Background: an optimization exercise with open tools, aiming at small area, a short achievable clock period and few clock cycles per item. Do not read the settings as production practice. In this exercise RTL edits were held to simulation tests only and were not proved equivalent to the original. Not every run is shown, and edits may drop behaviour that the tests do not exercise.

==> flow/design.v, too long to show whole: its modules and the start of the top module <==
// module coeff_calc: 479 lines
// module fir: 4713 lines
// module fir_fa: 4 lines
// module fir_ha: 4 lines
module fir(
  clock,
  reset,
  calculate,
  data_in,
  data_out,
  data_good
);
  // ...
==> flow/flow/run.sh <==
#!/bin/bash
set -euo pipefail
MARGIN=$(cat flow/margin.txt)
TNS=$(cat flow/tns.txt)
# synthesis exactly as standard.sh does it
bash standard.sh synth > synth.log 2>&1
# the remaining steps: the same make command with the repair target added
sed -e "s|CLKGATE_MAP_FILE= |CLKGATE_MAP_FILE= SETUP_SLACK_MARGIN=$MARGIN TNS_END_PERCENT=$TNS 'BUFFER_PORTS_ARGS=-buffer_cell sky130_fd_sc_hd__buf_4' |" \
    standard.sh > flow_layout.sh
bash flow_layout.sh finish > layout.log 2>&1
test -f out/final.def
==> flow/flow/margin.txt <==
8.35
==> flow/flow/tns.txt <==
100
==> flow/standard.sh <==
#!/bin/bash
# synth_recipe.tcl (not shown) runs the flow's synth.tcl, then flattens the netlist and writes it again
# the make line also repeats each setting of config.mk as NAME=value (left out here)
make -C /OpenROAD-flow-scripts/flow DESIGN_CONFIG=/design/flow/config.mk WORK_HOME=/design/flow/orfs CLKGATE_MAP_FILE= SYNTH_SCRIPT=/design/flow/synth_recipe.tcl "${@:-finish}"
==> flow/config.mk <==
export PLATFORM = sky130hd
export DESIGN_NAME = fir
export DESIGN_NICKNAME = fir
export VERILOG_FILES = /design/flow/design.v
export SDC_FILE = /design/flow/constraint.sdc
export NUM_CORES = 4
export LEC_CHECK = 0
export ABC_CLOCK_PERIOD_IN_PS = 2000
export CAP_MARGIN = 20
export CORE_MARGIN = 2
export CORE_UTILIZATION = 65
export CTS_CLUSTER_DIAMETER = 100
export CTS_CLUSTER_SIZE = 24
export SLEW_MARGIN = 20
export SYNTH_HIERARCHICAL = 1
==> flow/constraint.sdc <==
create_clock -name core_clock -period 13.0 [get_ports {clock}]
set_input_delay 2.6000 -clock core_clock [delete_from_list [all_inputs] [get_ports {clock}]]
set_output_delay 2.6000 -clock core_clock [all_outputs]
set_load 0.01 [all_outputs]
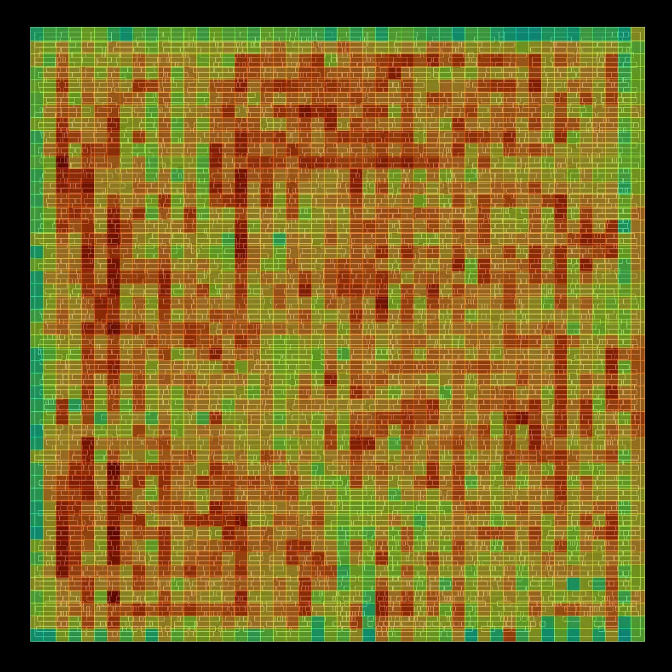
*Track usage over the die, run 1*
Routed WL per cell: 30.9 um
met2 Track Usage GR: 49.9%
Core Util, Final: 73.3%
busiest grt layer: met2

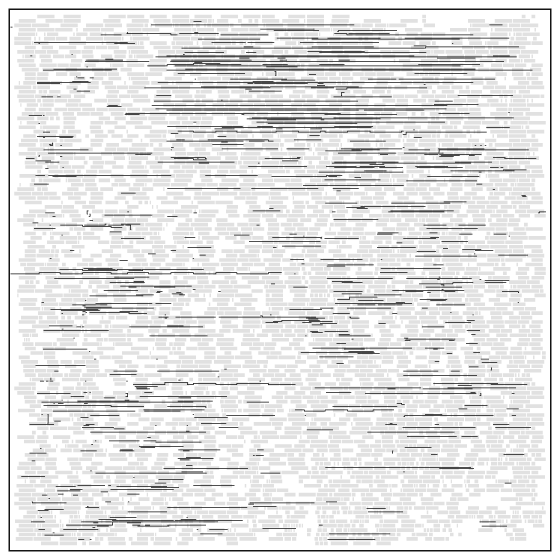
*Met3 routing, run 1*
main direction: horizontal
share of all routed wire: 8.1%
routed vias: 31,700
GR Layer Usage met3: 8.01%
DRT Wirelength: 166 mm

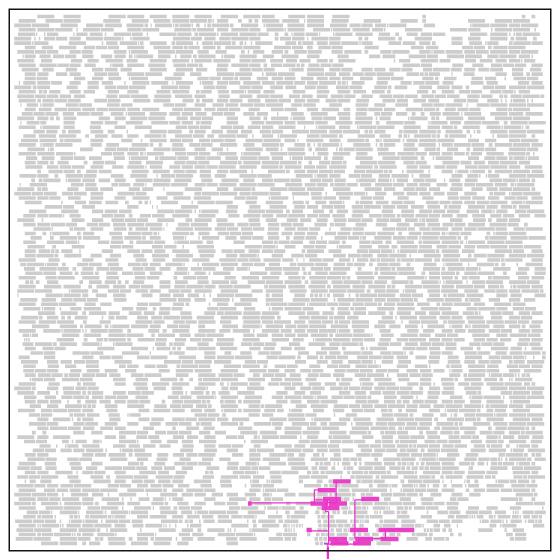
*Nets reached from selected ports, run 1*
| color | port | direction | edge | end cells | buffers | wire |
|---|---|---|---|---|---|---|
| magenta | calculate | input | bottom | 17 | 1 | 225 um |
Top Ports: 24
IO Port Bufs: 23

==> summary.txt, run 1 <==
Drt
  • Number of DRC markers in iteration 0: 3,138
  • ANT nets after route: 0
  • DR vias/cell: 5.89
  • DRC viols: 0

Final layout
  • Share of cells above drive strength 1: roughly a quarter
  • Fillers: ~6,300
  • Final nets: 5,948
  • Antenna cell count: 0
  • Layout area overhead: 12.1%
  • Commonest non-fill, non-tap cell in the layout: fa_1
  • Layout Cells excl Fill: around 5,400
  • Commonest non-fill, non-tap cells in the layout: fa_1 (1,468), edfxtp_1 (942), fa_2 (428), buf_4 (422), inv_1 (318)

Synthesis
  • Cell taking the most area after synthesis: fa_1
  • Area share of the largest cell type after synthesis: 54.4%
  • Synth warn: 7
  • Simple-gate area share of the yosys netlist: 0.314%
  • Most numerous cell in the Yosys netlist: fa_1
  • Post-synth cell types: 37
  • Largest family of logic cells by synthesized area: adder cells
  • Synth top area cells: fa_1 (54%), edfxtp_1 (41%), inv_1 (2.0%), ha_1 (1.6%), dfrtp_1 (0.25%)
  • Seq cells post-synth: 950
  • Compound-Gate Fraction of Synth Area: 0.351%
  • Mapped Area: 69,800 um2
  • Syn Inst Count: roughly 3,400

Global routing
  • Initial antenna violation count: 1
  • GRT Resource Usage Total: 32.4%
  • Remaining Overflow, GRT: 0
  • Largest net degree at the start of global routing: 184

Die
  • Die X: 332 um
  • # rows: 120
  • Die area: 110,000 um2

Timing
  • Final setup TNS: 0 ns
  • Worst Max-Slew Pin Slew: 1.05 ns
  • Clock Skews: slightly below 0.04 ns
  • Final period util: between 30% and 40%
  • Hold Vio Cnt, Final: 0
  • Setup violators final: 0
  • Hold slack: roughly 0.42 ns
  • Worst slew margin: 29.8%
  • RSZ-0062 raised after global routing: true

Placed design
  • GPL Wtd Cong: 0.940
  • Placed cells: just under 5,000

Critical path
  • CP delay by family, top: adder cells
  • Worst R2R Setup Slack: 8.31 ns
  • CP cell instances: buf_12 -> inv_8 -> fa_1 -> fa_2 -> ha_4 -> ha_4 -> inv_2 -> fa_2 -> nor2b_2 -> o21ai_2 -> nand3b_1 -> a31oi_1 -> xnor2_1
  • Startpoint class of the critical path: input pin
  • Worst path depth: 13
  • Crit path DAT: ~5.1 ns
  • Buffers & Inverters on Critical Path: 3
  • Worst path slowest cell: fa_1
  • CP Capture Type: register
  • Critical path class: input pin to register
  • Crit path largest cell delay: 0.49 ns

Status
  • Status: complete, no violations

Clock tree
  • Later-pin clock latency in the skew report: 0.70 ns
  • CTS buffer count: between 40 and 50
  • Gates resized, CTS repair: ~240
  • TritonCTS sink count: 950
  • H-tree depth: 2
  • Clock tree from TritonCTS: yes

Worst hold path
  • Hold crit path type: register to register

Job
  • Max Cap Viol: 0
Testbench counts for the RTL of run 1, summed over its fixed seeds: cycles 4,000, items 4,000.
## run 1: area by class of cell
cell class | count | area (um2) | area share (%)
inverters | 378 | 1480 | 1.89
clock buffers | 67 | 1360 | 1.73
multi-input cells | 2104 | 41200 | 52.7
clock inverters | 16 | 166 | 0.213
repair buffers | 465 | 3810 | 4.87
flip-flops and latches | 950 | 28500 | 36.4
well taps | 1403 | 1760 | 2.24
## run 1: metrics by stage
| stage | area, um2 | worst slack, ns |
|---|---|---|
| 2_1_floorplan | 69900 | 3.26 |
| 3_3_place_gp | 71900 | 7.41 |
| 3_5_place_dp | 71900 | 7.25 |
| 4_1_cts | 76300 | 8.29 |
| 5_1_grt | 78300 | 8.18 |
| 6_report | 78300 | 8.30 |
## run 1: metal layers
layer	part of all wire, %	GRT usage (%)
met1	40	48.0
met2	49	49.9
met3	8.1	8.01
met4	3.1	8.17
met5	0	0
### Logic cells by family, run 1

Scale bar: 100 um.
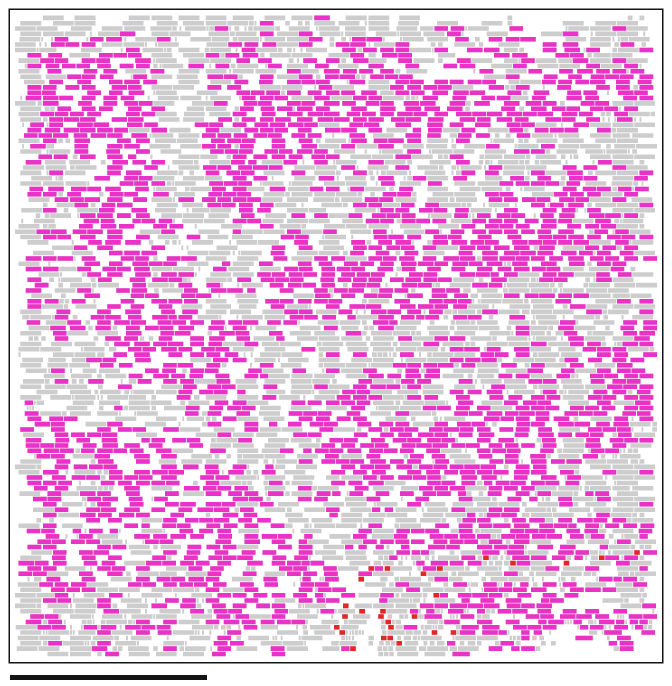

==> inputs of run 2 (changes only) <==
==> flow/flow/margin.txt (replaced) <==
8.1
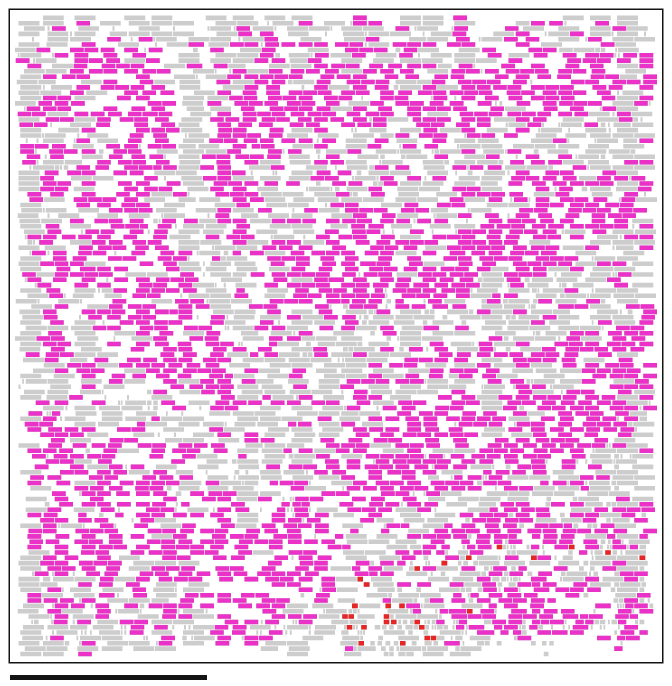
*Logic cells by family, run 2*
Scale bar: 100 um.
| color | family | cells | most used |
|---|---|---|---|
| magenta | adder and majority cells | 1,987 | fa_1 |
| red | XOR/XNOR gates | 27 | xnor2_1 |
commonest non-fill, non-tap cell in the layout: fa_1
multi-input logic portion of the cell area: 53.7%
Layout Cells excl Fill: 5,072

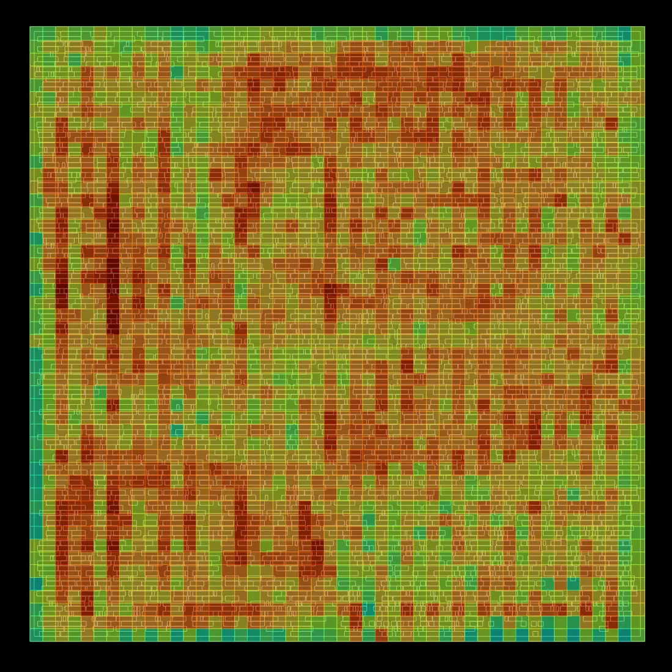
*Track usage over the die, run 2*
GR Layer Usage met3: 6.46%
grt met1 use: 48.3%
Core Util, Final: 69.8%
GRT Resource Usage Total: 31.6%
Routed WL per cell: 31.7 um

==> run 2 against run 1 <==
Utilization is 3.5 points lower. Sequential share of layout area is 1.8 points higher. Largest cell class unchanged. Non-clock buffer count is 297 lower. Flip-flop and latch count stayed put. Register-to-register slack worse by 0.19 ns. Clock skew is 0.0099 ns higher.
==> summary.txt, run 2 <==
Die
  • Die X: 332 um
  • Initial core utilization: 65.4%
  • DIE HEIGHT: 332 um
  • Top Ports: 24
  • # rows: 120
  • Die area: about 110,000 um2
  • Core area: 107,000 um2

Drt
  • Met2 WL: 79.4 mm
  • ANT nets after route: 0
  • DR WL met3: 11.7 mm
  • DRT Wirelength: 161 mm
  • Highest metal used: met5
  • Drt pass-1 iters: 5
  • DR vias/cell: about 6.0
  • Routed vias: approximately 30,000
  • Number of DRC markers in iteration 0: 3,096
  • M1 wire length: 66.0 mm
  • DRC viols: 0

Final layout
  • Commonest non-fill, non-tap cells in the layout: fa_1 (1,869), edfxtp_1 (942), inv_1 (356), buf_4 (156), ha_1 (89)
  • Antenna cell count: 0
  • Fillers: 6,656
  • Share of cells above drive strength 1: between 8 and 9%
  • Layout area overhead: 6.71%
  • Area of the multi-input gates: 40,000 um2
  • FF+latch area: 28,500 um2
  • Final nets: between 5,000 and 6,000

Critical path
  • CP Capture Type: register
  • Startpoint class of the critical path: register
  • R2R depth: 9
  • Crit path DAT: around 5.3 ns
  • Worst R2R Setup Slack: roughly 8.1 ns
  • Critical path class: register to register
  • Worst Path Max Fanout: 4
  • Req. time, crit path: around 13 ns

Timing
  • Minimum clock period: 4.88 ns
  • Final worst slack: 8.12 ns
  • Final period util: 37.5%
  • Hold Vio Cnt, Final: 0
  • Clock Skews: 0.0494 ns
  • Worst Max-Slew Pin Slew: 1.03 ns
  • Fmax achieved: 205 MHz
  • RSZ-0062 raised after global routing: true
  • Setup violators final: 0
  • Worst slew margin: 31.2%
  • Final setup TNS: 0 ns
  • Hold slack: 0.420 ns
  • Max-slew violations: 0

Synthesis
  • Seq/Total Area, Yosys: 40.8%
  • Area share of the largest cell type after synthesis: 54.4%
  • Ys flop type: edfxtp_1
  • Post-synth EDFFs: 942
  • Synth top cells by count: fa_1 (1,896), edfxtp_1 (942), inv_1 (378)
  • Post-synth cell types: 37
  • Syn_nets: about 5,400
  • Synth warn: 7
  • Syn Inst Count: about 3,400
  • Mean Syn Cell Area: 20.3 um2
  • FFs w/ async S/R, synth: less than 1%
  • Seq cells post-synth: 950
  • Cell taking the most area after synthesis: fa_1
  • Synth top area cells: fa_1 (54%), edfxtp_1 (41%), inv_1 (2.0%), ha_1 (1.6%), dfrtp_1 (0.25%)
  • Most numerous cell in the Yosys netlist: fa_1
  • Mapped Area: 69,800 um2

Placed design
  • Post-DP HPWL: 136 mm
  • GPL Wtd Cong: 0.970
  • Place WS: 7.28 ns
  • IO Port Bufs: 23

Global routing
  • Initial antenna violation count: 1
  • Met2 Track Usage GR: 49.0%
  • Largest net degree at the start of global routing: 173
  • Remaining Overflow, GRT: 0
  • Number of global-route vias before repair: 36,800
  • Busiest grt layer: met2
  • First-pass GRT wire length: ~240 mm

Clock tree
  • Clock tree from TritonCTS: yes
  • Clock-pin slew on the worst setup and hold paths: 0.11 ns
  • CTS buffer count: 48
  • CTS Root Cell: clkbuf_16
  • Gates resized, CTS repair: 10
  • TritonCTS sink count: 950
  • Cts hold-fix bufs: 0
  • Clock buffer depth: 3
  • Later-pin clock latency in the skew report: 0.70 ns
  • H-tree depth: 2
  • # Post-CTS Setup Buffers: between 60 and 70

Worst hold path
  • Hold crit path type: register to register
  • Hold Crit Depth: 0

Job
  • Max Cap Viol: 0

Status
  • Status: complete, no violations
-- run 2: critical path: stages, from the launching register on --
cell and delay, ns:
edfxtp_1 0.51, inv_1 0.15, fa_1 0.51, fa_1 0.58, fa_1 0.49, fa_1 0.43, fa_1 0.48, fa_1 0.47
fa_1 0.57, fa_1 0.44
-- run 2: layout make-up --
cell class / instances / area share [%]
inverters: 378 / 1.95
clock buffers: 55 / 1.69
well taps: 1403 / 2.36
flip-flops and latches: 950 / 38.2
clock inverters: 14 / 0.196
multi-input cells: 2104 / 53.7
repair buffers: 168 / 1.88
-- run 2: through the flow --
stage	instances	cell area, um2
finish	5072	74500
global route	5072	74500
CTS	4999	73800
detailed placement	4863	71900
global placement	4863	71900
floorplan	3437	69900
-- run 2: logic make-up (layout without fill, tap and decap cells) --
kind of cell | count (synthesis) | count (layout) | share of synthesized area (%)
adders and majority gates | 1987 | 1987 | 56.0
buffers and inverters | 384 | 615 | 2.08
and+or+nand+nor | 45 | 46 | 0.314
DFF | 950 | 950 | 40.8
xor gates and xnor gates | 27 | 27 | 0.339
muxes | 8 | 8 | 0.129
AOI/OAI and AO/OA | 36 | 36 | 0.351
### Cells by drive strength, run 2

Scale bar: 100 um.
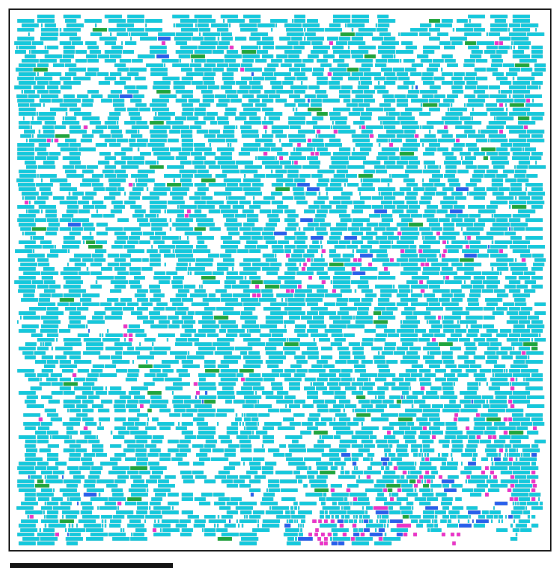

==> inputs of run 3 (changes only) <==
==> flow/flow/margin.txt (replaced) <==
8.2
==> flow/flow/tns.txt (replaced) <==
20
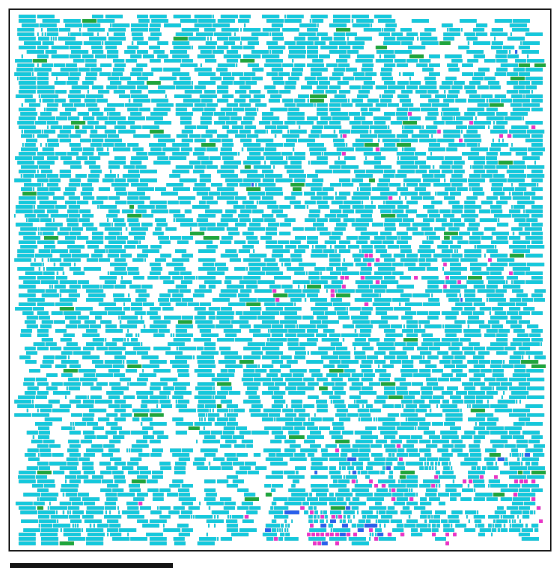
*Cells by drive strength, run 3*
Scale bar: 100 um.
| color | size | cells | share | most used |
|---|---|---|---|---|
| cyan | _0 and _1 cells | 3,419 | 95% | fa_1 |
| green | _6 and larger | 76 | 2.1% | clkbuf_16 |
| magenta | _3 and _4 cells | 85 | 2.4% | buf_4 |
| blue | _2 cells | 20 | 0.56% | mux2_2 |
Final Cell Area: 73,900 um2
Repair and plain buffers: 87
final worst slack: 8.00 ns
Layout area overhead: 5.89%

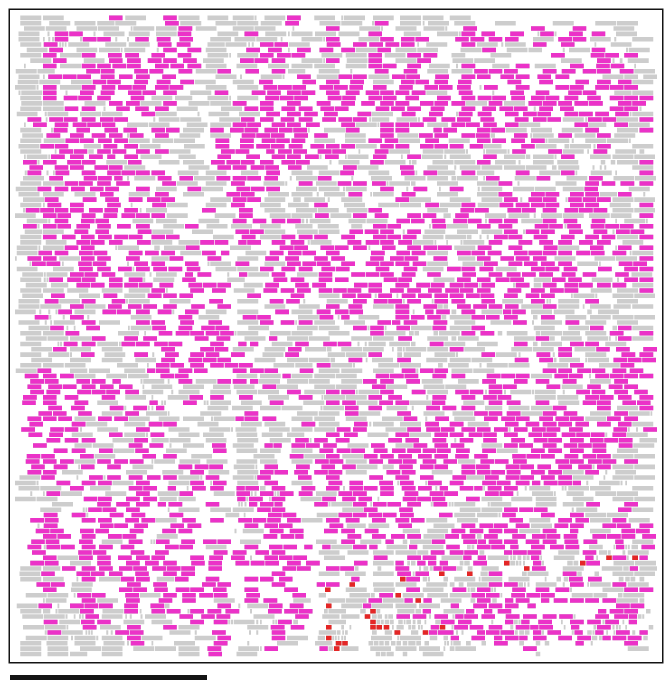
*Logic cells by family, run 3*
Scale bar: 100 um.
| color | family | cells | most used |
|---|---|---|---|
| magenta | adder and majority cells | 1,987 | fa_1 |
| red | XOR/XNOR gates | 27 | xnor2_1 |
multi-input logic portion of the cell area: 54.0%
Layout Cells excl Fill: 5,003

==> run 3 against run 2 <==
Final area decreased by 0.76%. First-iteration DRC count decreased by 11%. Critical endpoint is now R3_9_1. Clock skew decreased by 0.024 ns. Critical path type unchanged. Global-route usage decreased by 0.089 points. Still clean. Largest cell class unchanged. Non-clock buffer count decreased by 81. Clock-buffer cell count increased by 6. Flip-flop and latch count unchanged.
==> summary.txt, run 3 <==
Critical path
  • Worst Path Max Fanout: 4
  • Req. time, crit path: 13.43 ns
  • CP Capture Type: register
  • Crit path largest cell delay: approximately 0.58 ns
  • Worst R2R Setup Slack: 8.00 ns
  • Crit path DAT: roughly 5.4 ns
  • CP cell instances: clkinvlp_4 -> fa_1 -> fa_1 -> fa_1 -> fa_1 -> fa_1 -> fa_1 -> fa_1 -> fa_1
  • Critical path class: register to register
  • CP delay by family, top: adder cells

Timing
  • RSZ-0062 raised after global routing: true
  • Final setup TNS: 0 ns
  • Minimum clock period: 5.00 ns
  • Worst Max-Slew Pin Slew: 1.19 ns
  • Final period util: 38.5%
  • Setup violators final: 0
  • Clock Skews: around 0.026 ns

Drt
  • DRT Wirelength: 160 mm
  • ANT nets after route: 0
  • Routed WL per cell: 31.9 um
  • DRC viols: 0
  • Number of DRC markers in iteration 0: 2,742
  • M1 wire length: ~64 mm
  • DR WL met3: 12.2 mm
  • Drt pass-1 iters: 5

Placed design
  • IO Port Bufs: 23
  • Post-DP HPWL: about 140 mm
  • Placed cells: a little under 5,000
  • GPL Wtd Cong: about 0.94

Synthesis
  • Compound-Gate Fraction of Synth Area: less than 1%
  • FFs w/ async S/R, synth: 0.842%
  • Syn_nets: 5,437
  • Largest family of logic cells by synthesized area: adder cells
  • Cell taking the most area after synthesis: fa_1
  • Simple-gate area share of the yosys netlist: less than 1%
  • Synth top area cells: fa_1 (54%), edfxtp_1 (41%), inv_1 (2.0%), ha_1 (1.6%), dfrtp_1 (0.25%)
  • Area share of the largest cell type after synthesis: 54.4%
  • Post-synth cell types: 37
  • Most numerous cell in the Yosys netlist: fa_1
  • Post-synth EDFFs: 942
  • Seq/Total Area, Yosys: 40.8%
  • Post-Synth XOR/XNOR Area: 0.339%

Final layout
  • FF+latch area: 28,500 um2
  • Fraction of area in registers: 38.5%
  • Layout sequential cell count: 950
  • Final nets: 5,571
  • Inverter count: 378
  • Max-area cell class: multi-input combinational cells
  • Area of the multi-input gates: 39,900 um2
  • Commonest non-fill, non-tap cell in the layout: fa_1
  • Layout non-clock buf frac: 1.07%
  • Multi-input gates: approximately 2,100
  • Commonest non-fill, non-tap cells in the layout: fa_1 (1,895), edfxtp_1 (942), inv_1 (373), ha_1 (91), buf_4 (75)
  • Fillers: 6,693

Global routing
  • Largest net degree at the start of global routing: 180
  • Remaining Overflow, GRT: 0
  • Met2 Track Usage GR: 49.7%
  • Grt met1 use: 46.7%
  • Busiest grt layer: met2

Die
  • Initial core utilization: 65.4%
  • Top Ports: 24
  • # Taps: 1,403
  • Die area: approximately 110,000 um2
  • DIE HEIGHT: 332 um
  • # rows: 120

Clock tree
  • CTS Root Cell: clkbuf_16
  • Cts hold-fix bufs: 0
  • Clock buffer depth: 3
  • TritonCTS sink count: 950

Worst hold path
  • Hold Crit Depth: 0
  • Hold crit path type: register to register

Job
  • Max Cap Viol: 0

Status
  • Status: complete, no violations
## run 3: cell count changes in the layout (fill, tap and decap cells not counted), sizes merged
cell | previous run | this run
clkbuf | 55 | 61
clkinvlp | 8 | 9
inv | 377 | 381
buf | 168 | 87
bufinv | 1 | 2
## run 3: repair_timing
item,CTS,global route
endpoints found under the hold margin,0,0
buffers inserted,37,20
setup endpoints to repair,460,548
cloned,0,1
pin swaps,2,1
gates resized for setup,3,9
## run 3: stage by stage
stage | cell area (um2) | hold slack, ns | utilization, % | worst slack [ns]
after global placement | 71800 | 0.403 | 67.3 | 7.32
after floorplan | 69800 | 0.400 | - | 3.26
after detailed placement | 71800 | 0.405 | 67.3 | 7.19
after global routing | 73900 | 0.435 | 69.3 | 7.91
final | 73900 | 0.428 | 69.3 | 8.00
after CTS | 73700 | 0.427 | 69.1 | 8.00

-- separate check: timing with driven ports --
No port has a modelled driver above. Below, the same layouts with a new extraction and two added sets of constraints. Step 1 sets driving cells, clkbuf_16 on the clock port and buf_2 on the other inputs (assumed; they add their load-dependent delay and slew). Step 2 moves the port delays by t, midway between the first and last clock arrival at a register: inputs arrive t later, outputs are due t later. That takes back most of the time a late clock gives input paths. a / b / c = no drivers / after step 1 / after step 2; a / b = the first two.
run | t (ns) | setup slack, ns | worst hold slack (ns) | latest minus earliest clock arrival (ns)
run 1 | 0.745 | 8.297 / 8.300 / 7.555 | 0.424 / 0.424 / 0.424 | 0.055 / 0.054
run 2 | 0.744 | 8.121 / 8.121 / 7.435 | 0.420 / 0.420 / 0.420 | 0.051 / 0.051
run 3 | 0.760 | 8.001 / 8.001 / 7.406 | 0.428 / 0.428 / 0.428 | 0.033 / 0.033
After both steps setup and hold are still met in every run listed. For run 1, which loses most, drivers alone change the setup slack by +0.003 ns; drivers and shift together by -0.742 ns.
